This is an optimization exercise on Yosys and OpenROAD, whose aim is small area, a short achievable clock period and few clock cycles per item, not a production implementation. Function was checked by simulation only, so behaviour that the tests miss may differ from the original. Not every run is shown, and edits may drop behaviour that the tests do not exercise.

==> design.v <==
module adder(	
	input signed [2 * 9 - 1 : 0] dataa,
	input signed [2 * 9 - 1 : 0] datab,
	output signed [2 * 9 - 1 : 0] dataout
);
assign dataout = dataa + datab;
endmodule
module multiplier(
	input signed [9 - 1 : 0] dataa,
	input signed [2 * 9 - 1 : 0] datab,
	output signed [2 * 9 - 1 : 0] dataout
);
assign dataout = dataa * datab;
endmodule
module eq2 (
X,
out
  );
	input wire signed [2 * 9 - 1:0] X;
	wire signed [2 * 9 - 1:0] Xplus1;
	wire signed [2 * 9 - 1:0] Xminus1;
	wire signed [2 * 9 - 1:0] Xplus;
	wire signed [2 * 9 - 1:0] Xminus;
	output wire signed [2 * 9 - 1:0] out;
	assign Xplus1 = X + {{(2 * 9 - 1){1'b0}}, 1'b1};
	assign Xminus1 = X - {{(2 * 9 - 1){1'b0}}, 1'b1};	
	assign Xplus = (Xplus1[2 * 9 - 1])?(~Xplus1+{{(2 * 9 - 1){1'b0}}, 1'b1}):Xplus1;
	assign Xminus =  (Xminus1[2 * 9 - 1])?(~Xminus1+{{(2 * 9 - 1){1'b0}}, 1'b1}):Xminus1;
	assign out = (Xplus - Xminus) >>> {{(2 * 9-1){1'b0}}, 1'b1};
endmodule
module eq1oneunit(
clk,
rst,
A1, A2, A3, A4, A5, A6, A7, A8, A9,
B1, B2, B3, B4, B5, B6, B7, B8, B9,
U1, U2, U3, U4, U5, U6, U7, U8, U9,
Y1, Y2, Y3, Y4, Y5, Y6, Y7, Y8, Y9,
I,
fin_flag,
counter_flag,
out
);
	input wire clk;
	input wire rst;
	input wire signed [9 - 1:0] A1, A2, A3, A4, A5, A6, A7, A8, A9;
	input wire signed [9 - 1:0] B1, B2, B3, B4, B5, B6, B7, B8, B9;
	input wire signed [9 - 1:0] U1, U2, U3, U4, U5, U6, U7, U8, U9;
	input wire signed [2 * 9 - 1:0] Y1, Y2, Y3, Y4, Y5, Y6, Y7, Y8, Y9;
	input wire signed [9 - 1:0] I;
	output wire fin_flag;
	output wire counter_flag;	
	output reg signed [2 * 9 - 1:0] out;
	reg signed [2 * 9 - 1:0] outY;
	reg signed [2 * 9 - 1:0] adda;
	reg signed [2 * 9 - 1:0] addb;
	wire signed [2 * 9 - 1:0] data_out;
	reg signed [9 - 1 : 0] dataa;
	reg signed [2 * 9 - 1:0] datab;
	wire signed [2 * 9 - 1:0] mult_out;
	reg signed [2 * 9 - 1:0] sum;
	wire signed [2 * 9 - 1:0] add_out;
	reg flag;
	reg c_flag;
	reg [4:0] counter;
assign fin_flag = flag;
assign counter_flag = c_flag;
always @ (posedge clk)
begin
	if (rst) begin
		out <= {(2 * 9){1'b0}};
		sum <= {(2 * 9){1'b0}};
		flag <= 1'b1;
		c_flag <= 1'b0;
		counter = 5'b11111;
	end else begin
	if (counter == 5'b11111) begin 
		    out <= data_out;
		    c_flag <= 1'b0;
	end else if (counter == 5'b00000) begin
			flag <= 1'b0;
			dataa <= A1;			
			datab <= Y1;
			sum <= {(2 * 9){1'b0}};
	end else if (counter == 5'b00001) begin
			dataa <= A2;			
			datab <= Y2;
			sum <= add_out;
	end else if (counter == 5'b00010) begin
			dataa <= A3;			
			datab <= Y3;
			sum <= add_out;
	end else if (counter == 5'b00011) begin
			dataa <= A4;			
			datab <= Y4;
			sum <= add_out;
	end else if (counter == 5'b00100) begin
			dataa <= A5;			
			datab <= Y5;
			sum <= add_out;
	end else if (counter == 5'b00101) begin
			dataa <= A6;			
			datab <= Y6;
			sum <= add_out;
	end else if (counter == 5'b00110) begin
			dataa <= A7;			
			datab <= Y7;
			sum <= add_out;
	end else if (counter == 5'b00111) begin
			dataa <= A8;			
			datab <= Y8;
			sum <= add_out;
	end else if (counter == 5'b01000) begin
			dataa <= A9;			
			datab <= Y9;
			sum <= add_out;
	end else if (counter == 5'b01001) begin
			outY <= add_out;
			dataa <= B1;			
			datab <= U1;
			sum <= {(2 * 9){1'b0}};
	end else if (counter == 5'b01010) begin
			dataa <= B2;			
			datab <= U2;	
			sum <= add_out;
	end else if (counter == 5'b01011) begin
			dataa <= B3;			
			datab <= U3;
			sum <= add_out;
	end else if (counter == 5'b01100) begin
			dataa <= B4;			
			datab <= U4;
			sum <= add_out;
	end else if (counter == 5'b01101) begin
			dataa <= B5;			
			datab <= U5;
			sum <= add_out;
	end else if (counter == 5'b01110) begin
			dataa <= B6;			
			datab <= U6;
			sum <= add_out;
	end else if (counter == 5'b01111) begin
			dataa <= B7;			
			datab <= U7;
			sum <= add_out;
	end else if (counter == 5'b10000) begin
			dataa <= B8;			
			datab <= U8;
			sum <= add_out;
	end else if (counter == 5'b10001) begin
			dataa <= B9;			
			datab <= U9;
			sum <= add_out;
	end else if (counter == 5'b10010) begin
			adda <= outY;
			addb <= add_out;
	end else if (counter == 5'b10011) begin
			adda <= I;
			addb <= data_out;
			c_flag <= 1'b1;
			flag <= 1'b1;
			counter = 5'b11110;
	end
	counter = counter + 5'b1;
	end
end
multiplier u1(
.dataa(dataa[9 - 1:0]),
.datab(datab[2 * 9 - 1:0]),
.dataout(mult_out[2 * 9 - 1:0])
);
adder u2(
.dataa(mult_out[2 * 9 - 1:0]),
.datab(sum[2 * 9 - 1:0]),
.dataout(add_out[2 * 9 - 1:0])
);
adder u3(
.dataa(adda[2 * 9 - 1:0]),
.datab(addb[2 * 9 - 1:0]),
.dataout(data_out[2 * 9 - 1:0])
);
endmodule
module onebyone (
A1, A2, A3, A4, A5, A6, A7, A8, A9,
B1, B2, B3, B4, B5, B6, B7, B8, B9,
U1, U2, U3, U4, U5, U6, U7, U8, U9,
Y1, Y2, Y3, Y4, Y5, Y6, Y7, Y8, Y9,
I,
clk,
rst,
X,
Xout,
Yout,
fin_flag,
counter_flag
  );
	input wire signed [9 - 1:0] A1, A2, A3, A4, A5, A6, A7, A8, A9;
	input wire signed [9 - 1:0] B1, B2, B3, B4, B5, B6, B7, B8, B9;
	input wire signed [9 - 1:0] U1, U2, U3, U4, U5, U6, U7, U8, U9;
	input wire signed [2 * 9 - 1:0] Y1, Y2, Y3, Y4, Y5, Y6, Y7, Y8, Y9;
	input wire signed [9 - 1:0] I;
	input wire clk;
	input wire rst;
	input wire signed [2 * 9 - 1:0] X;
	output wire signed [2 * 9 - 1:0] Xout;
	output wire signed [2 * 9 - 1:0] Yout;
	output wire fin_flag;
	output wire counter_flag;
eq1oneunit u1(
.A1(A1[9 - 1:0]),
.A2(A2[9 - 1:0]),
.A3(A3[9 - 1:0]),
.A4(A4[9 - 1:0]),
.A5(A5[9 - 1:0]),
.A6(A6[9 - 1:0]),
.A7(A7[9 - 1:0]),
.A8(A8[9 - 1:0]),
.A9(A9[9 - 1:0]),
.B1(B1[9 - 1:0]),
.B2(B2[9 - 1:0]),
.B3(B3[9 - 1:0]),
.B4(B4[9 - 1:0]),
.B5(B5[9 - 1:0]),
.B6(B6[9 - 1:0]),
.B7(B7[9 - 1:0]),
.B8(B8[9 - 1:0]),
.B9(B9[9 - 1:0]),
.U1(U1[9 - 1:0]),
.U2(U2[9 - 1:0]),
.U3(U3[9 - 1:0]),
.U4(U4[9 - 1:0]),
.U5(U5[9 - 1:0]),
.U6(U6[9 - 1:0]),
.U7(U7[9 - 1:0]),
.U8(U8[9 - 1:0]),
.U9(U9[9 - 1:0]),
.Y1(Y1[2 * 9 - 1:0]),
.Y2(Y2[2 * 9 - 1:0]),
.Y3(Y3[2 * 9 - 1:0]),
.Y4(Y4[2 * 9 - 1:0]),
.Y5(Y5[2 * 9 - 1:0]),
.Y6(Y6[2 * 9 - 1:0]),
.Y7(Y7[2 * 9 - 1:0]),
.Y8(Y8[2 * 9 - 1:0]),
.Y9(Y9[2 * 9 - 1:0]),
.I(I[9 - 1:0]),
.clk(clk),
.rst(rst),
.fin_flag(fin_flag),
.counter_flag(counter_flag),
.out(Xout[2 * 9 - 1:0])
);
eq2 u2(
.X(X[2 * 9 - 1:0]),
.out(Yout[2 * 9 - 1:0])
);
endmodule
module fourbyfour (
A1, A2, A3, A4, A5, A6, A7, A8, A9,
B1, B2, B3, B4, B5, B6, B7, B8, B9,
U1_in, U2_in, U3_in, U4_in, U5_in, U6_in, U7_in, U8_in, U9_in, U10_in, U11_in, U12_in, U13_in, U14_in, U15_in, U16_in,
I,
Initial_X_in,
clk,
rst,
done,
Y1_out, Y2_out, Y3_out, Y4_out, Y5_out, Y6_out, Y7_out, Y8_out, Y9_out, Y10_out, Y11_out, Y12_out, Y13_out, Y14_out, Y15_out, Y16_out
  );
	input wire clk;
	input wire rst;
	output reg done;
	input wire signed [9 - 1:0] A1, A2, A3, A4, A5, A6, A7, A8, A9;
	input wire signed [9 - 1:0] B1, B2, B3, B4, B5, B6, B7, B8, B9;
	input wire signed [9 - 1:0] U1_in, U2_in, U3_in, U4_in, U5_in, U6_in, U7_in, U8_in, U9_in, U10_in, U11_in, U12_in, U13_in, U14_in, U15_in, U16_in;
	input wire signed [9 - 1:0] I;
	input wire signed [2 * 9 - 1:0] Initial_X_in;
	wire fin_flag;
	wire counter_flag;
	reg signed [9 - 1:0] U1, U2, U3, U4, U5, U6, U7, U8, U9;
	reg signed [2 * 9 - 1:0] X1_in, X2_in, X3_in, X4_in, X5_in, X6_in, X7_in;
	reg signed [2 * 9 - 1:0] X8_in, X9_in, X10_in, X11_in, X12_in, X13_in, X14_in, X15_in, X16_in;
	reg signed [2 * 9 - 1:0] X;
	reg signed [2 * 9 - 1:0] Y1_in, Y2_in, Y3_in, Y4_in, Y5_in, Y6_in, Y7_in;
	reg signed [2 * 9 - 1:0] Y8_in, Y9_in, Y10_in, Y11_in, Y12_in, Y13_in, Y14_in, Y15_in, Y16_in;
	reg signed [2 * 9 - 1:0] Y1, Y2, Y3, Y4, Y5, Y6, Y7, Y8, Y9;
	reg [4 - 1:0] counter;
	wire signed [2 * 9 - 1:0] X_onebyoneout;
	wire signed [2 * 9 - 1:0] Y_onebyoneout;
	reg initial_flag;
	reg signed [2 * 9 - 1:0] X1_next, X2_next, X3_next, X4_next, X5_next, X6_next;
	reg signed [2 * 9 - 1:0] X7_next, X8_next, X9_next, X10_next, X11_next, X12_next, X13_next;
	reg signed [2 * 9 - 1:0] X14_next, X15_next, X16_next;	
	reg signed [2 * 9 - 1:0] Y1_next, Y2_next, Y3_next, Y4_next, Y5_next, Y6_next;
	reg signed [2 * 9 - 1:0] Y7_next, Y8_next, Y9_next, Y10_next, Y11_next, Y12_next, Y13_next;
	reg signed [2 * 9 - 1:0] Y14_next, Y15_next, Y16_next;
	output wire signed [2 * 9 - 1:0] Y1_out, Y2_out, Y3_out, Y4_out, Y5_out, Y6_out, Y7_out, Y8_out, Y9_out, Y10_out, Y11_out, Y12_out, Y13_out, Y14_out, Y15_out, Y16_out;
assign Y1_out = Y1_next;assign Y2_out = Y2_next;assign Y3_out = Y3_next;assign Y4_out = Y4_next;assign Y5_out = Y5_next;assign Y6_out = Y6_next;assign Y7_out = Y7_next;
assign Y8_out = Y8_next;assign Y9_out = Y9_next;assign Y10_out = Y10_next;assign Y11_out = Y11_next;assign Y12_out = Y12_next;assign Y13_out = Y13_next;
assign Y14_out = Y14_next;assign Y15_out = Y15_next;assign Y16_out = Y16_next;
always  @ (posedge clk)
begin
  if (rst) begin
	counter = 4'b0;
	initial_flag = 1'b1;
	done <= 1'b0;
	X1_in = {(2 * 9){1'b0}};
	X2_in = {(2 * 9){1'b0}};
	X3_in = {(2 * 9){1'b0}};
	X4_in = {(2 * 9){1'b0}};
	X5_in = {(2 * 9){1'b0}};
	X6_in = {(2 * 9){1'b0}};
	X7_in = {(2 * 9){1'b0}};
	X8_in = {(2 * 9){1'b0}};
	X9_in = {(2 * 9){1'b0}};
	X10_in = {(2 * 9){1'b0}};
	X11_in = {(2 * 9){1'b0}};
	X12_in = {(2 * 9){1'b0}};
	X13_in = {(2 * 9){1'b0}};
	X14_in = {(2 * 9){1'b0}};
	X15_in = {(2 * 9){1'b0}};
	X16_in = {(2 * 9){1'b0}};
	X1_next = {(2 * 9){1'b0}};
	X2_next = {(2 * 9){1'b0}};
	X3_next = {(2 * 9){1'b0}};
	X4_next = {(2 * 9){1'b0}};
	X5_next = {(2 * 9){1'b0}};
	X6_next = {(2 * 9){1'b0}};
	X7_next = {(2 * 9){1'b0}};
	X8_next = {(2 * 9){1'b0}};
	X9_next = {(2 * 9){1'b0}};
	X10_next = {(2 * 9){1'b0}};
	X11_next = {(2 * 9){1'b0}};
	X12_next = {(2 * 9){1'b0}};
	X13_next = {(2 * 9){1'b0}};
	X14_next = {(2 * 9){1'b0}};
	X15_next = {(2 * 9){1'b0}};
	X16_next = {(2 * 9){1'b0}};
	Y1_in = {(2 * 9){1'b0}};
	Y2_in = {(2 * 9){1'b0}};
	Y3_in = {(2 * 9){1'b0}};
	Y4_in = {(2 * 9){1'b0}};
	Y5_in = {(2 * 9){1'b0}};
	Y6_in = {(2 * 9){1'b0}};
	Y7_in = {(2 * 9){1'b0}};
	Y8_in = {(2 * 9){1'b0}};
	Y9_in = {(2 * 9){1'b0}};
	Y10_in = {(2 * 9){1'b0}};
	Y11_in = {(2 * 9){1'b0}};
	Y12_in = {(2 * 9){1'b0}};
	Y13_in = {(2 * 9){1'b0}};
	Y14_in = {(2 * 9){1'b0}};
	Y15_in = {(2 * 9){1'b0}};
	Y16_in = {(2 * 9){1'b0}};
	Y1_next = {(2 * 9){1'b0}};
	Y2_next = {(2 * 9){1'b0}};
	Y3_next = {(2 * 9){1'b0}};
	Y4_next = {(2 * 9){1'b0}};
	Y5_next = {(2 * 9){1'b0}};
	Y6_next = {(2 * 9){1'b0}};
	Y7_next = {(2 * 9){1'b0}};
	Y8_next = {(2 * 9){1'b0}};
	Y9_next = {(2 * 9){1'b0}};
	Y10_next = {(2 * 9){1'b0}};
	Y11_next = {(2 * 9){1'b0}};
	Y12_next = {(2 * 9){1'b0}};
	Y13_next = {(2 * 9){1'b0}};
	Y14_next = {(2 * 9){1'b0}};
	Y15_next = {(2 * 9){1'b0}};
	Y16_next = {(2 * 9){1'b0}};
  end else begin
  done <= (fin_flag == 1'b1) && (counter_flag == 1'b0) && (counter == 4'b0) && (initial_flag == 1'b0);
  if (fin_flag == 1'b1) begin
  	if(counter_flag == 1) begin
		counter = counter + 4'b1;
	end
  if (counter == 4'b0000) begin  
	if (initial_flag == 1'b0) begin
		Y16_next = Y_onebyoneout;
		X16_next = X_onebyoneout;
		Y1_in = Y1_next;
		Y2_in = Y2_next;
		Y3_in = Y3_next;
		Y4_in = Y4_next;
		Y5_in = Y5_next;
		Y6_in = Y6_next;
		Y7_in = Y7_next;
		Y8_in = Y8_next;
		Y9_in = Y9_next;
		Y10_in = Y10_next;
		Y11_in = Y11_next;
		Y12_in = Y12_next;
		Y13_in = Y13_next;
		Y14_in = Y14_next;
		Y15_in = Y15_next;
		Y16_in = Y16_next;
		X1_in = X1_next;
		X2_in = X2_next;
		X3_in = X3_next;
		X4_in = X4_next;
		X5_in = X5_next;
		X6_in = X6_next;
		X7_in = X7_next;
		X8_in = X8_next;
		X9_in = X9_next;
		X10_in = X10_next;
		X11_in = X11_next;
		X12_in = X12_next;
		X13_in = X13_next;
		X14_in = X14_next;
		X15_in = X15_next;
		X16_in = X16_next;
	end else begin
		X1_in = Initial_X_in;
		X2_in = Initial_X_in;
		X3_in = Initial_X_in;
		X4_in = Initial_X_in;
		X5_in = Initial_X_in;
		X6_in = Initial_X_in;
		X7_in = Initial_X_in;
		X8_in = Initial_X_in;
		X9_in = Initial_X_in;
		X10_in = Initial_X_in;
		X11_in = Initial_X_in;
		X12_in = Initial_X_in;
		X13_in = Initial_X_in;
		X14_in = Initial_X_in;
		X15_in = Initial_X_in;
		X16_in = Initial_X_in;
	end
    U1 <= 9'b0;
	U2 <= 9'b0;
	U3 <= 9'b0;
	U4 <= 9'b0;
	U5 <= U1_in;
	U6 <= U2_in;
	U7 <= 9'b0;
	U8 <= U5_in;
	U9 <= U6_in;
   if(counter_flag == 0) begin 
		X  <= X1_in;
	end	
    Y1 <= {(2 * 9){1'b0}};
    Y2 <= {(2 * 9){1'b0}};
    Y3 <= {(2 * 9){1'b0}};
    Y4 <= {(2 * 9){1'b0}};
    Y5 <= Y1_in;
    Y6 <= Y2_in;
    Y7 <= {(2 * 9){1'b0}};
    Y8 <= Y5_in;
    Y9 <= Y6_in;   
  end else if (counter == 4'b0001) begin  
    Y1_next <= Y_onebyoneout; 
    X1_next <= X_onebyoneout;
    U1 <= 9'b0;
    U2 <= 9'b0;
    U3 <= 9'b0;
    U4 <= U1_in;
    U5 <= U2_in;
    U6 <= U3_in;
    U7 <= U5_in;
    U8 <= U6_in;
    U9 <= U7_in;
   if(counter_flag == 0) begin     
 	X  <= X2_in;
	end
    Y1 <= {(2 * 9){1'b0}};
    Y2 <= {(2 * 9){1'b0}};
    Y3 <= {(2 * 9){1'b0}};
    Y4 <= Y1_in;
    Y5 <= Y2_in;
    Y6 <= Y3_in;
    Y7 <= Y5_in;
    Y8 <= Y6_in;
    Y9 <= Y7_in; 
  end else if (counter == 4'b0010) begin  
    Y2_next <= Y_onebyoneout; 
    X2_next <= X_onebyoneout;
    U1 <= 9'b0;
    U2 <= 9'b0;
    U3 <= 9'b0;
    U4 <= U2_in;
    U5 <= U3_in;
    U6 <= U4_in;
    U7 <= U6_in;
    U8 <= U7_in;
    U9 <= U8_in;
   if(counter_flag == 0) begin 
 	X  <= X3_in;
	end
    Y1 <= {(2 * 9){1'b0}};
    Y2 <= {(2 * 9){1'b0}};
    Y3 <= {(2 * 9){1'b0}};
    Y4 <= Y2_in;
    Y5 <= Y3_in;
    Y6 <= Y4_in;
    Y7 <= Y6_in;
    Y8 <= Y7_in;
    Y9 <= Y8_in;
  end else if (counter == 4'b0011) begin  
    Y3_next <= Y_onebyoneout;
    X3_next <= X_onebyoneout;
    U1 <= 9'b0;
    U2 <= 9'b0;
    U3 <= 9'b0;
    U4 <= U3_in;
    U5 <= U4_in;
    U6 <= 9'b0;
    U7 <= U7_in;
    U8 <= U8_in;
    U9 <= 9'b0;
   if(counter_flag == 0) begin 
 	X  <= X4_in;
 	end    
    Y1 <= {(2 * 9){1'b0}};
    Y2 <= {(2 * 9){1'b0}};
    Y3 <= {(2 * 9){1'b0}};
    Y4 <= Y3_in;
    Y5 <= Y4_in;
    Y6 <= {(2 * 9){1'b0}};
    Y7 <= Y7_in;
    Y8 <= Y8_in;
    Y9 <= {(2 * 9){1'b0}};
  end else if (counter == 4'b0100) begin  
    Y4_next <= Y_onebyoneout;
    X4_next <= X_onebyoneout;
    U1 <= 9'b0;
    U2 <= U1_in;
    U3 <= U2_in;
    U4 <= 9'b0;
    U5 <= U5_in;
    U6 <= U6_in;
    U7 <= 9'b0;
    U8 <= U9_in;
    U9 <= U10_in;
   if(counter_flag == 0) begin     
 	X  <= X5_in;
 	end    
    Y1 <= {(2 * 9){1'b0}};
    Y2 <= Y1_in;
    Y3 <= Y2_in;
    Y4 <= {(2 * 9){1'b0}};
    Y5 <= Y5_in;
    Y6 <= Y6_in;
    Y7 <= {(2 * 9){1'b0}};
    Y8 <= Y9_in;
    Y9 <= Y10_in;
  end else if (counter == 4'b0101) begin  
    Y5_next <= Y_onebyoneout;  
    X5_next <= X_onebyoneout;
    U1 <= U1_in;
    U2 <= U2_in;
    U3 <= U3_in;
    U4 <= U5_in;
    U5 <= U6_in;
    U6 <= U7_in;
    U7 <= U9_in;
    U8 <= U10_in;
    U9 <= U11_in;
   if(counter_flag == 0) begin 
 	X  <= X6_in;
	end
    Y1 <= Y1_in;
    Y2 <= Y2_in;
    Y3 <= Y3_in;
    Y4 <= Y5_in;
    Y5 <= Y6_in;
    Y6 <= Y7_in;
    Y7 <= Y9_in;
    Y8 <= Y10_in;
    Y9 <= Y11_in;
  end else if (counter == 4'b0110) begin  
    Y6_next <= Y_onebyoneout;
    X6_next <= X_onebyoneout;
    U1 <= U2_in;
    U2 <= U3_in;
    U3 <= U4_in;
    U4 <= U6_in;
    U5 <= U7_in;
    U6 <= U8_in;
    U7 <= U10_in;
    U8 <= U11_in;
    U9 <= U12_in;
   if(counter_flag == 0) begin 
 	X  <= X7_in;
 	end    
    Y1 <= Y2_in;
    Y2 <= Y3_in;
    Y3 <= Y4_in;
    Y4 <= Y6_in;
    Y5 <= Y7_in;
    Y6 <= Y8_in;
    Y7 <= Y10_in;
    Y8 <= Y11_in;
    Y9 <= Y12_in;
  end else if (counter == 4'b0111) begin  
    Y7_next <= Y_onebyoneout;
    X7_next <= X_onebyoneout;
    U1 <= U3_in;
    U2 <= U4_in;
    U3 <= 9'b0;
    U4 <= U7_in;
    U5 <= U8_in;
    U6 <= 9'b0;
    U7 <= U11_in;
    U8 <= U12_in;
    U9 <= 9'b0;
   if(counter_flag == 0) begin 
 	X  <= X8_in;
   end
    Y1 <= Y3_in;
    Y2 <= Y4_in;
    Y3 <= {(2 * 9){1'b0}};
    Y4 <= Y7_in;
    Y5 <= Y8_in;
    Y6 <= {(2 * 9){1'b0}};
    Y7 <= Y11_in;
    Y8 <= Y12_in;
    Y9 <= {(2 * 9){1'b0}};
  end else if (counter == 4'b1000) begin  
    Y8_next <= Y_onebyoneout;
    X8_next <= X_onebyoneout;
    U1 <= 9'b0;
    U2 <= U5_in;
    U3 <= U6_in;
    U4 <= 9'b0;
    U5 <= U9_in;
    U6 <= U10_in;
    U7 <= 9'b0;
    U8 <= U13_in;
    U9 <= U14_in;
   if(counter_flag == 0) begin 
 	X  <= X9_in;
 	end    
    Y1 <= {(2 * 9){1'b0}};
    Y2 <= Y5_in;
    Y3 <= Y6_in;
    Y4 <= {(2 * 9){1'b0}};
    Y5 <= Y9_in;
    Y6 <= Y10_in;
    Y7 <= {(2 * 9){1'b0}};
    Y8 <= Y13_in;
    Y9 <= Y14_in;
  end else if (counter == 4'b1001) begin  
    Y9_next <= Y_onebyoneout;
    X9_next <= X_onebyoneout;
    U1 <= U5_in;
    U2 <= U6_in;
    U3 <= U7_in;
    U4 <= U9_in;
    U5 <= U10_in;
    U6 <= U11_in;
    U7 <= U13_in;
    U8 <= U14_in;
    U9 <= U15_in;
   if(counter_flag == 0) begin 
 	X  <= X10_in;
 	end 
    Y1 <= Y5_in;
    Y2 <= Y6_in;
    Y3 <= Y7_in;
    Y4 <= Y9_in;
    Y5 <= Y10_in;
    Y6 <= Y11_in;
    Y7 <= Y13_in;
    Y8 <= Y14_in;
    Y9 <= Y15_in;
  end else if (counter == 4'b1010) begin  
    Y10_next <= Y_onebyoneout;
    X10_next <= X_onebyoneout;
    U1 <= U6_in;
    U2 <= U7_in;
    U3 <= U8_in;
    U4 <= U10_in;
    U5 <= U11_in;
    U6 <= U12_in;
    U7 <= U14_in;
    U8 <= U15_in;
    U9 <= U16_in;
   if(counter_flag == 0) begin 
 	X  <= X11_in;
 	end  
    Y1 <= Y6_in;
    Y2 <= Y7_in;
    Y3 <= Y8_in;
    Y4 <= Y10_in;
    Y5 <= Y11_in;
    Y6 <= Y12_in;
    Y7 <= Y14_in;
    Y8 <= Y15_in;
    Y9 <= Y16_in;
  end else if (counter == 4'b1011) begin  
    Y11_next <= Y_onebyoneout;
    X11_next <= X_onebyoneout;
    U1 <= U7_in;
    U2 <= U8_in;
    U3 <= 9'b0;
    U4 <= U11_in;
    U5 <= U12_in;
    U6 <= 9'b0;
    U7 <= U15_in;
    U8 <= U16_in;
    U9 <= 9'b0;
   if(counter_flag == 0) begin 
 	X  <= X12_in;
 	end    
    Y1 <= Y7_in;
    Y2 <= Y8_in;
    Y3 <= {(2 * 9){1'b0}};
    Y4 <= Y11_in;
    Y5 <= Y12_in;
    Y6 <= {(2 * 9){1'b0}};
    Y7 <= Y15_in;
    Y8 <= Y16_in;
    Y9 <= {(2 * 9){1'b0}};
  end else if (counter == 4'b1100) begin  
    Y12_next <= Y_onebyoneout;
    X12_next <= X_onebyoneout;
    U1 <= 9'b0;
    U2 <= U9_in;
    U3 <= U10_in;
    U4 <= 9'b0;
    U5 <= U13_in;
    U6 <= U14_in;
    U7 <= 9'b0;
    U8 <= 9'b0;
    U9 <= 9'b0;
   if(counter_flag == 0) begin 
 	X  <= X13_in;
 	end    
    Y1 <= {(2 * 9){1'b0}};
    Y2 <= Y9_in;
    Y3 <= Y10_in;
    Y4 <= {(2 * 9){1'b0}};
    Y5 <= Y13_in;
    Y6 <= Y14_in;
    Y7 <= {(2 * 9){1'b0}};
    Y8 <= {(2 * 9){1'b0}};
    Y9 <= {(2 * 9){1'b0}};
  end else if (counter == 4'b1101) begin  
    Y13_next <= Y_onebyoneout;
    X13_next <= X_onebyoneout;
    U1 <= U9_in;
    U2 <= U10_in;
    U3 <= U11_in;
    U4 <= U13_in;
    U5 <= U14_in;
    U6 <= U15_in;
    U7 <= 9'b0;
    U8 <= 9'b0;
    U9 <= 9'b0;
   if(counter_flag == 0) begin 
 	X  <= X14_in;
 	end    
    Y1 <= Y9_in;
    Y2 <= Y10_in;
    Y3 <= Y11_in;
    Y4 <= Y13_in;
    Y5 <= Y14_in;
    Y6 <= Y15_in;
    Y7 <= {(2 * 9){1'b0}};
    Y8 <= {(2 * 9){1'b0}};
    Y9 <= {(2 * 9){1'b0}};
  end else if (counter == 4'b1110) begin  
    Y14_next <= Y_onebyoneout;
    X14_next <= X_onebyoneout;
    U1 <= U10_in;
    U2 <= U11_in;
    U3 <= U12_in;
    U4 <= U14_in;
    U5 <= U15_in;
    U6 <= U16_in;
    U7 <= 9'b0;
    U8 <= 9'b0;
    U9 <= 9'b0;
   if(counter_flag == 0) begin 
 	X  <= X15_in;
 	end    
    Y1 <= Y10_in;
    Y2 <= Y11_in;
    Y3 <= Y12_in;
    Y4 <= Y14_in;
    Y5 <= Y15_in;
    Y6 <= Y16_in;
    Y7 <= {(2 * 9){1'b0}};
    Y8 <= {(2 * 9){1'b0}};
    Y9 <= {(2 * 9){1'b0}};
  end else if (counter == 4'b1111) begin  
	initial_flag = 1'b0;
    Y15_next <= Y_onebyoneout;
    X15_next <= X_onebyoneout;
    U1 <= U11_in;
    U2 <= U12_in;
    U3 <= 9'b0;
    U4 <= U15_in;
    U5 <= U16_in;
    U6 <= 9'b0;
    U7 <= 9'b0;
    U8 <= 9'b0;
    U9 <= 9'b0;
    if(counter_flag == 0) begin   
 	X  <= X16_in;
 	end
    Y1 <= Y11_in;
    Y2 <= Y12_in;
    Y3 <= 9'b0;
    Y4 <= Y15_in;
    Y5 <= Y16_in;
    Y6 <= {(2 * 9){1'b0}};
    Y7 <= {(2 * 9){1'b0}};
    Y8 <= {(2 * 9){1'b0}};
    Y9 <= {(2 * 9){1'b0}};
  end
  end
  end
end
onebyone u1(
.A1(A1[9 - 1:0]),
.A2(A2[9 - 1:0]),
.A3(A3[9 - 1:0]),
.A4(A4[9 - 1:0]),
.A5(A5[9 - 1:0]),
.A6(A6[9 - 1:0]),
.A7(A7[9 - 1:0]),
.A8(A8[9 - 1:0]),
.A9(A9[9 - 1:0]),
.B1(B1[9 - 1:0]),
.B2(B2[9 - 1:0]),
.B3(B3[9 - 1:0]),
.B4(B4[9 - 1:0]),
.B5(B5[9 - 1:0]),
.B6(B6[9 - 1:0]),
.B7(B7[9 - 1:0]),
.B8(B8[9 - 1:0]),
.B9(B9[9 - 1:0]),
.U1(U1[9 - 1:0]),
.U2(U2[9 - 1:0]),
.U3(U3[9 - 1:0]),
.U4(U4[9 - 1:0]),
.U5(U5[9 - 1:0]),
.U6(U6[9 - 1:0]),
.U7(U7[9 - 1:0]),
.U8(U8[9 - 1:0]),
.U9(U9[9 - 1:0]),
.Y1(Y1[2 * 9 - 1:0]),
.Y2(Y2[2 * 9 - 1:0]),
.Y3(Y3[2 * 9 - 1:0]),
.Y4(Y4[2 * 9 - 1:0]),
.Y5(Y5[2 * 9 - 1:0]),
.Y6(Y6[2 * 9 - 1:0]),
.Y7(Y7[2 * 9 - 1:0]),
.Y8(Y8[2 * 9 - 1:0]),
.Y9(Y9[2 * 9 - 1:0]),
.I(I[9 - 1:0]),
.clk(clk),
.rst(rst),
.fin_flag(fin_flag),
.counter_flag(counter_flag),
.Xout(X_onebyoneout[2 * 9 - 1:0]),
.Yout(Y_onebyoneout[2 * 9 - 1:0]),
.X(X[2 * 9 - 1:0])
);
endmodule
==> run.sh <==
#!/bin/bash
# synth_recipe.tcl (not shown) runs the flow's synth.tcl, then flattens the netlist and writes it again
# the make line also repeats each setting of config.mk as NAME=value (left out here)
make -C /OpenROAD-flow-scripts/flow DESIGN_CONFIG=/design/flow/config.mk WORK_HOME=/design/flow/orfs CLKGATE_MAP_FILE= SYNTH_SCRIPT=/design/flow/synth_recipe.tcl finish
==> config.mk <==
export PLATFORM = sky130hd
export DESIGN_NAME = fourbyfour
export DESIGN_NICKNAME = fourbyfour
export VERILOG_FILES = /design/flow/design.v
export SDC_FILE = /design/flow/constraint.sdc
export NUM_CORES = 4
export LEC_CHECK = 0
export CAP_MARGIN = 20
export CORE_MARGIN = 2
export CORE_UTILIZATION = 40
export SLEW_MARGIN = 20
==> constraint.sdc <==
create_clock -name core_clock -period 7.0 [get_ports {clk}]
set_input_delay 1.4000 -clock core_clock [delete_from_list [all_inputs] [get_ports {clk}]]
set_output_delay 1.4000 -clock core_clock [all_outputs]
set_load 0.01 [all_outputs]
==> impl_metrics.py, run 1 <==
metrics = {
    "run_status": {
        "status": "no timing/DRC/antenna violations",
    },
    "drt": {
        "wl_met3_um": 73800,
        "drc_errors": 0,
        "highest-signal-layer": "met5",
        "drt-pass1-iter-count": 12,
    },
    "final_layout": {
        "final_nets": 11500,
        "clock_buffers": 243,
        "multi_input_area_sq_um": 46800,
        "area_delta_synth_final_pct": 18.2,
        "most-common-layout-cells": "nand2_1, a21oi_1, dfxtp_1",
        "bufAreaShareNonClock": 0.0926,
    },
    "yosys": {
        "netlist_area_sq_um": 83500,
        "synth_edf_count": 342,
        "synth_compound_area_frac": 0.291,
        "synth_cells": 10900,
        "synth_top_area_share": 0.269,
        "ys.warnings.count": 2,
    },
    "sta": {
        "max_freq_mhz": 167,
        "worst_pin_slew_ns": 1.28,
        "fin_skew_ns": 0.0602,
    },
    "worst_setup_path": {
        "regToRegEndpoint": "Y14_next[15]",
        "setup.worst_path.class": "reg2reg",
        "cp.depth": 18,
        "crit_path_start_kind": "register",
    },
    "place": {
        "gp_congestion": 0.998,
    },
    "global_route": {
        "grtUsageMet3": 0.177,
    },
    "floorplan": {
        "initial_utilization": 0.403,
        "std_cell_rows": 167,
        "die_h_um": 461,
        "chipWidth_um": 461,
    },
    "hold_path": {
        "holdPathStages": 2,
    },
    "cts": {
        "cts_buffers": 169,
        "cts_setup_buffers": 0,
    },
}
run_1/clock_map.png
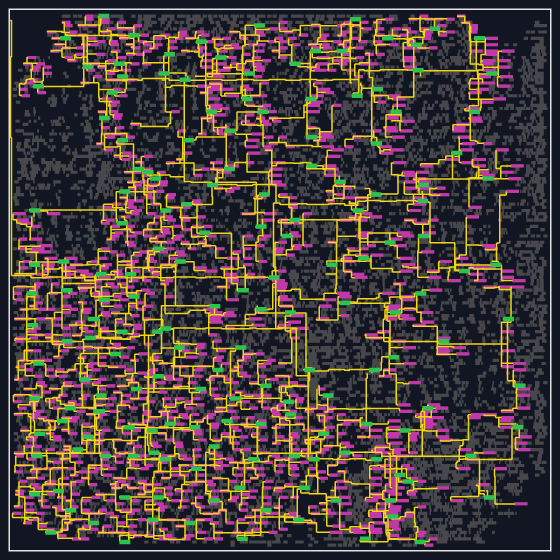
- clock wires: yellow (length 21.5 mm)
- cells driving clock nets: green (count 169)
- flip-flops: magenta (count 1462)
- flops lie: spread over the die

run_1/drive_strength.png
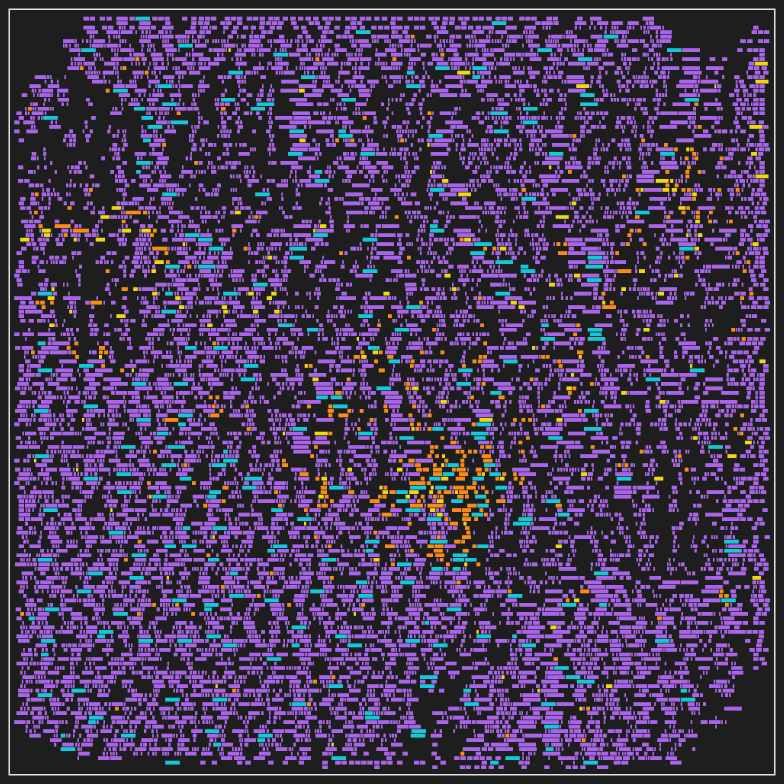
- drive 2: yellow (cells 148; share 1.3%)
- drive 3 to 4: orange (cells 367; share 3.3%)
- drive 6 and up: cyan (cells 272; share 2.5%)
- drive 1 or less: purple (cells 10315; share 93%)

run_1/metal_stack.png
Scale bar: 100 um.
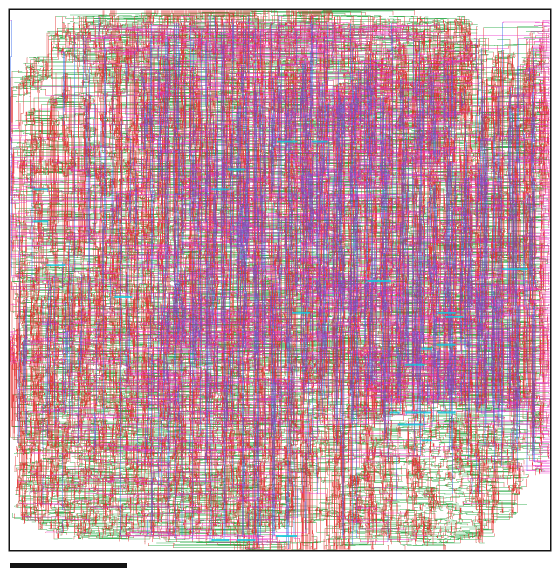
- met2: red (wire length 204 mm)
- met1: green (wire length 191 mm)
- met5: cyan (wire length 336 um)
- met3: magenta (wire length 73.8 mm)
- met4: blue (wire length 51.1 mm)
routed vias: 95000
total routed wirelength: 520000 um
total track usage: 0.471
WL per Instance: 37.4 um

run_1/pins.png
Pins as bars across the die edge, other pins in grey.
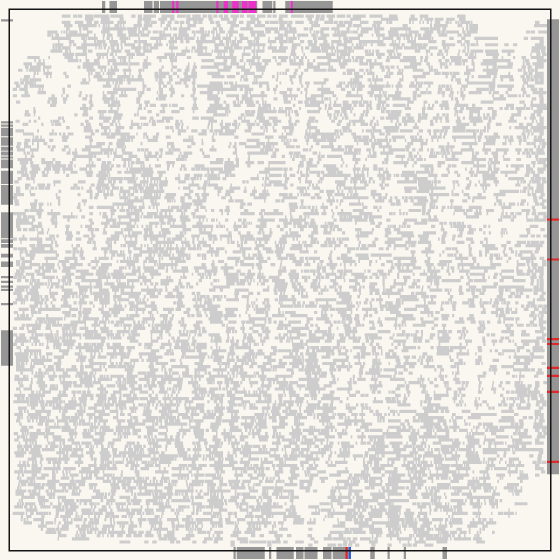

==> run 2: too many edits to list; what changed since run 1 <==
design.v: 861 -> 3111 lines; modules unchanged: 0
  fourbyfour: edited, 605 -> 3111 lines
  removed: adder, multiplier, eq2, eq1oneunit, onebyone
==> flow/run.sh (new file) <==
#!/bin/bash
# Standard synthesis, then remove the inverters that Yosys' full-adder extraction leaves
# around full adders (flow/polinv.py, a netlist rewrite that keeps every register), then
# the standard layout from the rewritten netlist.
set -euo pipefail
R=orfs/results/${FLOW_PLATFORM}/fourbyfour/base
LIB=${FLOW_HOME}/platforms/${FLOW_PLATFORM}/lib/sky130_fd_sc_hd__tt_025C_1v80.lib
bash standard.sh synth > flow_synth.log 2>&1
cp $R/1_2_yosys.v yosys_standard.v
python3 flow/polinv.py yosys_standard.v $R/1_2_yosys.v "$LIB" > flow_polinv.log 2>&1
rm -f $R/1_synth.odb $R/1_synth.sdc
bash standard.sh > flow_layout.log 2>&1
==> flow/polinv.py (new file) <==
#!/usr/bin/env python3
"""Remove inverters around full adders in a mapped netlist.

A full adder is self-dual: FA(~a,~b,~c) = (~sum, ~cout). Yosys' extract_fa leaves many
inverters between full adders; this pass chooses, for each full adder, whether it works
on true or inverted values so that as few inverters as possible are needed, then
rebuilds the inverters (one per net that needs its complement)."""
import re, sys
from collections import defaultdict

def lib_dirs(libfile):
    t = open(libfile).read()
    d = {}
    for m in re.finditer(r'cell\s*\(\s*"?(\w+)"?\s*\)\s*\{', t):
        name = m.group(1)
        # scan the cell body
        i = m.end(); depth = 1; j = i
        while depth and j < len(t):
            c = t[j]
            if c == '{': depth += 1
            elif c == '}': depth -= 1
            j += 1
        body = t[i:j]
        outs = set()
        for pm in re.finditer(r'pin\s*\(\s*"?(\w+)"?\s*\)\s*\{', body):
            k = pm.end(); dd = 1; q = k
            while dd and q < len(body):
                if body[q] == '{': dd += 1
                elif body[q] == '}': dd -= 1
                q += 1
            if re.search(r'direction\s*:\s*"?output', body[k:q]): outs.add(pm.group(1))
        d[name] = outs
    return d

def main(inp, outp, libfile):
    src = open(inp).read()
    dirs = lib_dirs(libfile)
    cell_re = re.compile(r'^\s*(sky130_fd_sc_hd__\w+)\s+(\S+)\s*\((.*?)\);\s*$', re.S | re.M)
    cells = []
    first = None; last = None
    for m in cell_re.finditer(src):
        if first is None: first = m.start()
        last = m.end()
        pins = [(p, n.strip()) for p, n in re.findall(r'\.(\w+)\(([^()]*)\)', m.group(3))]
        cells.append([m.group(1), m.group(2), pins])
    head = src[:first]; tail = src[last:]
    # output ports (bit level names are used as written in the netlist)
    outports = set()
    for m in re.finditer(r'^\s*output\s+(\[(\d+):(\d+)\]\s*)?(\S+?)\s*;', head, re.M):
        nm = m.group(4)
        if m.group(1):
            hi, lo = int(m.group(2)), int(m.group(3))
            for b in range(min(hi, lo), max(hi, lo) + 1): outports.add(f"{nm}[{b}]")
        else: outports.add(nm)
    def isinv(c): return re.match(r'sky130_fd_sc_hd__inv_\d+$', c[0]) is not None
    driver = {}
    for idx, c in enumerate(cells):
        for p, n in c[2]:
            if p in dirs[c[0]]: driver[n] = (idx, p)
    # inverters that drive ports stay
    collapse = set()
    for idx, c in enumerate(cells):
        if isinv(c):
            y = dict(c[2])['Y']
            if y not in outports: collapse.add(idx)
    memo = {}
    def lit(n):
        if n in memo: return memo[n]
        d = driver.get(n)
        if d is not None and d[0] in collapse:
            r, p = lit(dict(cells[d[0]][2])['A'])
            res = (r, p ^ 1)
        else: res = (n, 0)
        memo[n] = res
        return res
    def isfa(c): return re.match(r'sky130_fd_sc_hd__fa_\d+$', c[0]) is not None
    flippable = set()
    for idx, c in enumerate(cells):
        if isfa(c):
            outs = [n for p, n in c[2] if p in dirs[c[0]]]
            if not any(o in outports for o in outs): flippable.add(idx)
    # consumers: (cell idx, pin) -> literal
    cons = defaultdict(list)   # node -> list of (cell idx or -1, pol)
    uses = []
    for idx, c in enumerate(cells):
        if idx in collapse: continue
        for k, (p, n) in enumerate(c[2]):
            if p in dirs[c[0]]: continue
            if n.startswith("1'") or n == "": continue
            r, pol = lit(n)
            uses.append((idx, k, r, pol))
            cons[r].append((idx, pol))
    # port nets driven by a collapsed chain? ports are only driven by kept cells here.
    flip = defaultdict(int)
    def phys(node):
        d = driver.get(node)
        return flip[d[0]] if (d is not None and d[0] in flippable) else 0
    def ninv(node):
        ph = phys(node)
        return sum(1 for (ci, pol) in cons[node] if (pol ^ (flip[ci] if ci in flippable else 0) ^ ph))
    def cost(node): return 1 if ninv(node) > 0 else 0
    def fa_nodes(idx):
        c = cells[idx]; s = set()
        for p, n in c[2]:
            if p in dirs[c[0]]: s.add(n)
            elif not n.startswith("1'"): s.add(lit(n)[0])
        return s
    before = sum(cost(n) for n in list(cons))
    improved = True; passes = 0
    while improved and passes < 20:
        improved = False; passes += 1
        for idx in flippable:
            ns = fa_nodes(idx)
            c0 = sum(cost(n) for n in ns)
            flip[idx] ^= 1
            c1 = sum(cost(n) for n in ns)
            if c1 < c0: improved = True
            else: flip[idx] ^= 1
    after = sum(cost(n) for n in list(cons))
    # rebuild
    invnet = {}
    newcells = []; newwires = []
    cnt = 0
    def get_inv(node):
        nonlocal cnt
        if node not in invnet:
            cnt += 1
            w = f"_pinv{cnt}_"
            invnet[node] = w
            newwires.append(w)
            newcells.append(["sky130_fd_sc_hd__inv_1", f"_pinvc{cnt}_", [("A", node), ("Y", w)]])
        return invnet[node]
    for (idx, k, r, pol) in uses:
        c = cells[idx]
        want = pol ^ (flip[idx] if idx in flippable else 0) ^ phys(r)
        p, n = c[2][k]
        c[2][k] = (p, get_inv(r) if want else r)
    out = [head]
    for w in newwires: out.append(f"  wire {w};\n")
    for idx, c in enumerate(cells + newcells):
        if idx < len(cells) and idx in collapse: continue
        pins = ",\n".join(f"    .{p}({n} )" if n.startswith("\\") else f"    .{p}({n})" for p, n in c[2])
        out.append(f"  {c[0]} {c[1]} (\n{pins}\n  );\n")
    out.append(tail)
    open(outp, 'w').write("".join(out))
    ninvs_before = sum(1 for c in cells if isinv(c))
    sys.stderr.write(f"polinv: {len(flippable)} full adders, flipped {sum(flip[i] for i in flippable)}; "
                     f"inverters {ninvs_before} -> {ninvs_before - len(collapse) + cnt}\n")

if __name__ == "__main__":
    main(sys.argv[1], sys.argv[2], sys.argv[3])
==> standard.sh (new file) <==
#!/bin/bash
# synth_recipe.tcl (not shown) runs the flow's synth.tcl, then flattens the netlist and writes it again
# the make line also repeats each setting of config.mk as NAME=value (left out here)
make -C /OpenROAD-flow-scripts/flow DESIGN_CONFIG=/design/flow/config.mk WORK_HOME=/design/flow/orfs CLKGATE_MAP_FILE= SYNTH_SCRIPT=/design/flow/synth_recipe.tcl "${@:-finish}"
--- a/config.mk
+++ b/config.mk
@@ -7,5 +7,10 @@
 export LEC_CHECK = 0
 export CAP_MARGIN = 20
+export CELL_PAD_IN_SITES_DETAIL_PLACEMENT = 3
+export CELL_PAD_IN_SITES_GLOBAL_PLACEMENT = 3
 export CORE_MARGIN = 2
-export CORE_UTILIZATION = 40
+export CORE_UTILIZATION = 30
+export PLACE_DENSITY = 0.35
+export SETUP_SLACK_MARGIN = 3
 export SLEW_MARGIN = 20
+export TNS_END_PERCENT = 100
removed: run.sh
run_2/pins.png
Pins as bars across the die edge, other pins in grey.
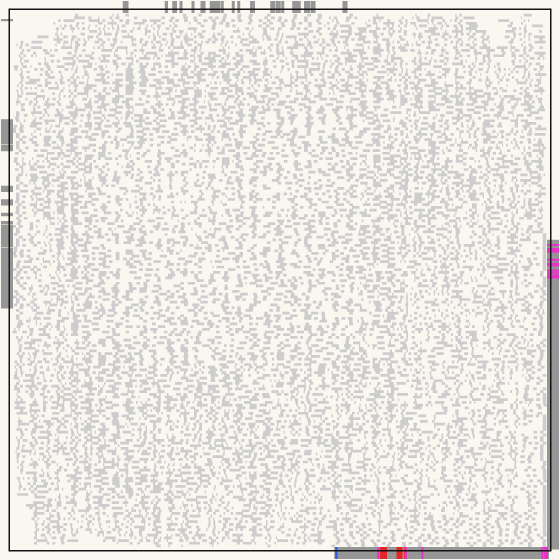
- rst: blue (pins 1; direction input; edge bottom)
- Y5_out: magenta (pins 18; direction output; edge 11 right, 7 bottom)
- U12_in: red (pins 9; direction input; edge bottom)
- all pins by edge: 233 bottom, 228 right, 95 left, 68 top

run_2/drive_strength.png
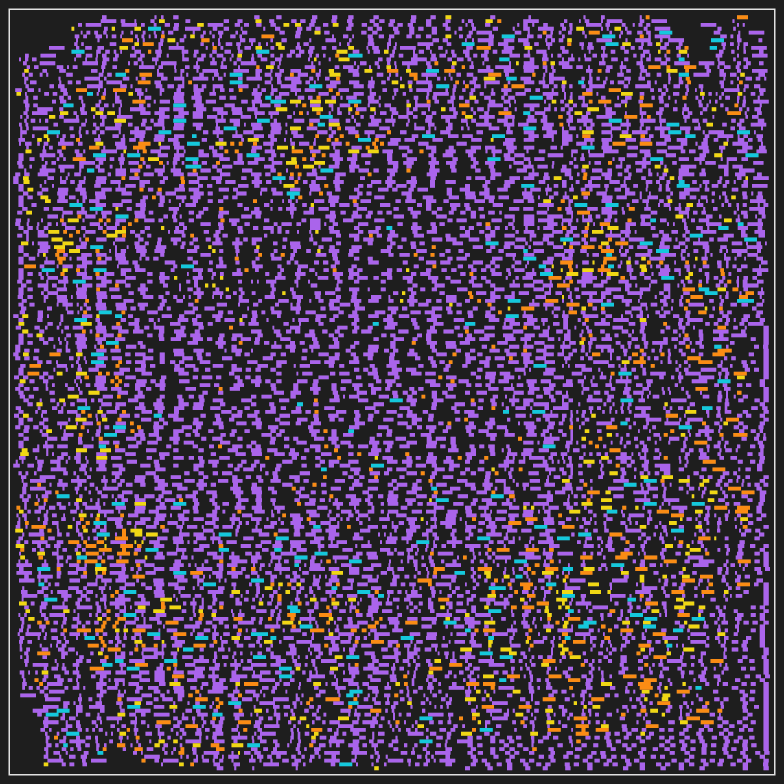
- drive 3 to 4: orange (cells 652; share 7.5%)
- drive 2: yellow (cells 427; share 4.9%)
- drive 1 or less: purple (cells 7353; share 85%)
- drive 6 and up: cyan (cells 231; share 2.7%)
Signal buffers: 1079
synth-to-layout area growth: 20.5%

==> run 2 against run 1 <==
  * First-iteration DRC count decreased by 18%
  * Sequential cell count is 522 lower
  * Routed wire length down 5.2%
  * Critical path depth decreased by 4
  * Register-to-register slack gained 1.7 ns
  * Synthesized cell count fell by 24%
==> impl_metrics.py, run 2 <==
metrics = {
    "final_layout": {
        "diodes": 69,
        "bufAreaShareNonClock": 0.0974,
        "final_nets": 10700,
        "multi_input_area_sq_um": 59900,
        "most-common-layout-cells": "fa_1, a222oi_1, inv_1",
        "finish.instance_area_sq_um": 105000,
        "clock_buffers": 183,
    },
    "drt": {
        "vias_per_cell": 6.19,
        "drc_errors": 0,
        "wl_met3_um": 51000,
        "highest-signal-layer": "met5",
        "drt-pass1-iter-count": 17,
    },
    "floorplan": {
        "chipWidth_um": 542,
        "initial_utilization": 0.302,
        "std_cell_rows": 197,
        "die_h_um": 542,
    },
    "worst_setup_path": {
        "critPathCaptureType": "register",
        "crit_path_start_kind": "register",
        "max_stage_delay_ns": 0.52,
        "cp.depth": 14,
        "setup.worst_path.class": "reg2reg",
    },
    "place": {
        "place_inst": 12000,
        "dp_hpwl_um": 348000,
        "gp_congestion": 0.973,
    },
    "run_status": {
        "status": "no timing/DRC/antenna violations",
    },
    "cts": {
        "cts_setup_buffers": 122,
        "root_buffer": "clkbuf_16",
        "cts_buffers": 136,
    },
    "sta": {
        "max_freq_mhz": 233,
        "worst_pin_slew_ns": 1.29,
        "fin_skew_ns": 0.0784,
    },
    "hold_path": {
        "holdPathStages": 2,
    },
    "yosys": {
        "ys.warnings.count": 11,
        "synth_cells": 8363,
        "netlist_area_sq_um": 87000,
    },
}
Testbench counts for the RTL of run 2, summed over its fixed seeds: cycles 480, iters 192.
run_2/metal_stack.png
Scale bar: 200 um.
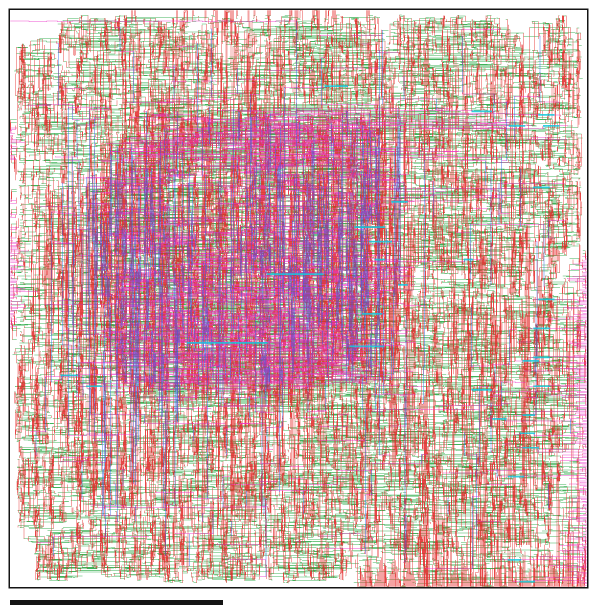
- met2: red (wire length 219 mm)
- met1: green (wire length 195 mm)
- met4: blue (wire length 27.8 mm)
- met5: cyan (wire length 554 um)
- met3: magenta (wire length 51.0 mm)
WL per Instance: 39.4 um
total routed wirelength: 493000 um
total track usage: 0.325
routed vias: 77500

run_2/clock_map.png
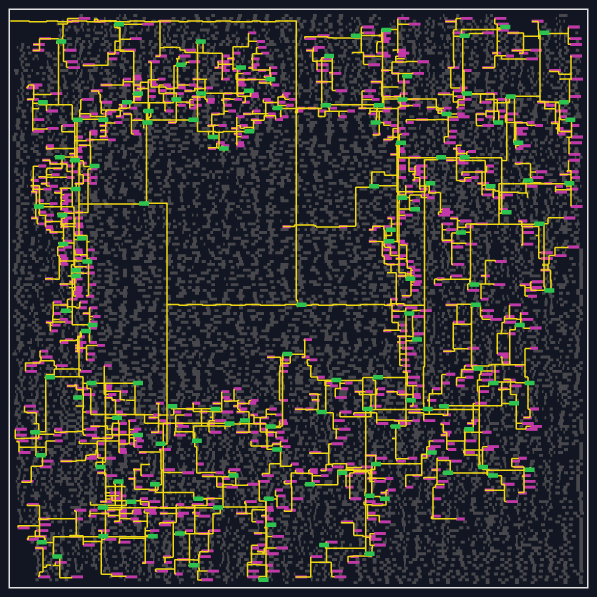
- clock wires: yellow (length 18900 um)
- cells driving clock nets: green (count 136)
- flip-flops: magenta (count 940)
- flops lie: spread over the die

==> afterwards: timing with drivers on the ports <==
How much do the figures lean on ideal ports? The routed layouts below were timed once more, with nothing changed but the port constraints. Step 1 (the two cells are an assumption about what drives the block):
set clk [get_ports {clk}]
set_driving_cell -lib_cell sky130_fd_sc_hd__clkbuf_16 $clk
set_driving_cell -lib_cell sky130_fd_sc_hd__buf_2 [delete_from_list [all_inputs] $clk]
Step 2 also shifts input and output timing later by t, the mid clock arrival at the registers, as if the neighbouring blocks saw the same clock. Slacks: ideal / step 1 / step 2; pairs: ideal / step 1.
run | shift t [ns] | setup WS [ns] | worst hold slack (ns) | clock arrival spread, ns | cell pins on the clock port's net
run 1 | 0.976 | 1.011 / 1.011 / 1.011 | 0.454 / 0.454 / 0.454 | 0.064 / 0.063 | 1
run 2 | 0.928 | 2.699 / 2.699 / 1.898 | 0.576 / 0.576 / 0.576 | 0.078 / 0.078 | 1
After both steps every run listed still meets setup and hold. The setup slack of run 2, which loses most, moves by 0.000 ns with the drivers and by -0.801 ns with both steps.
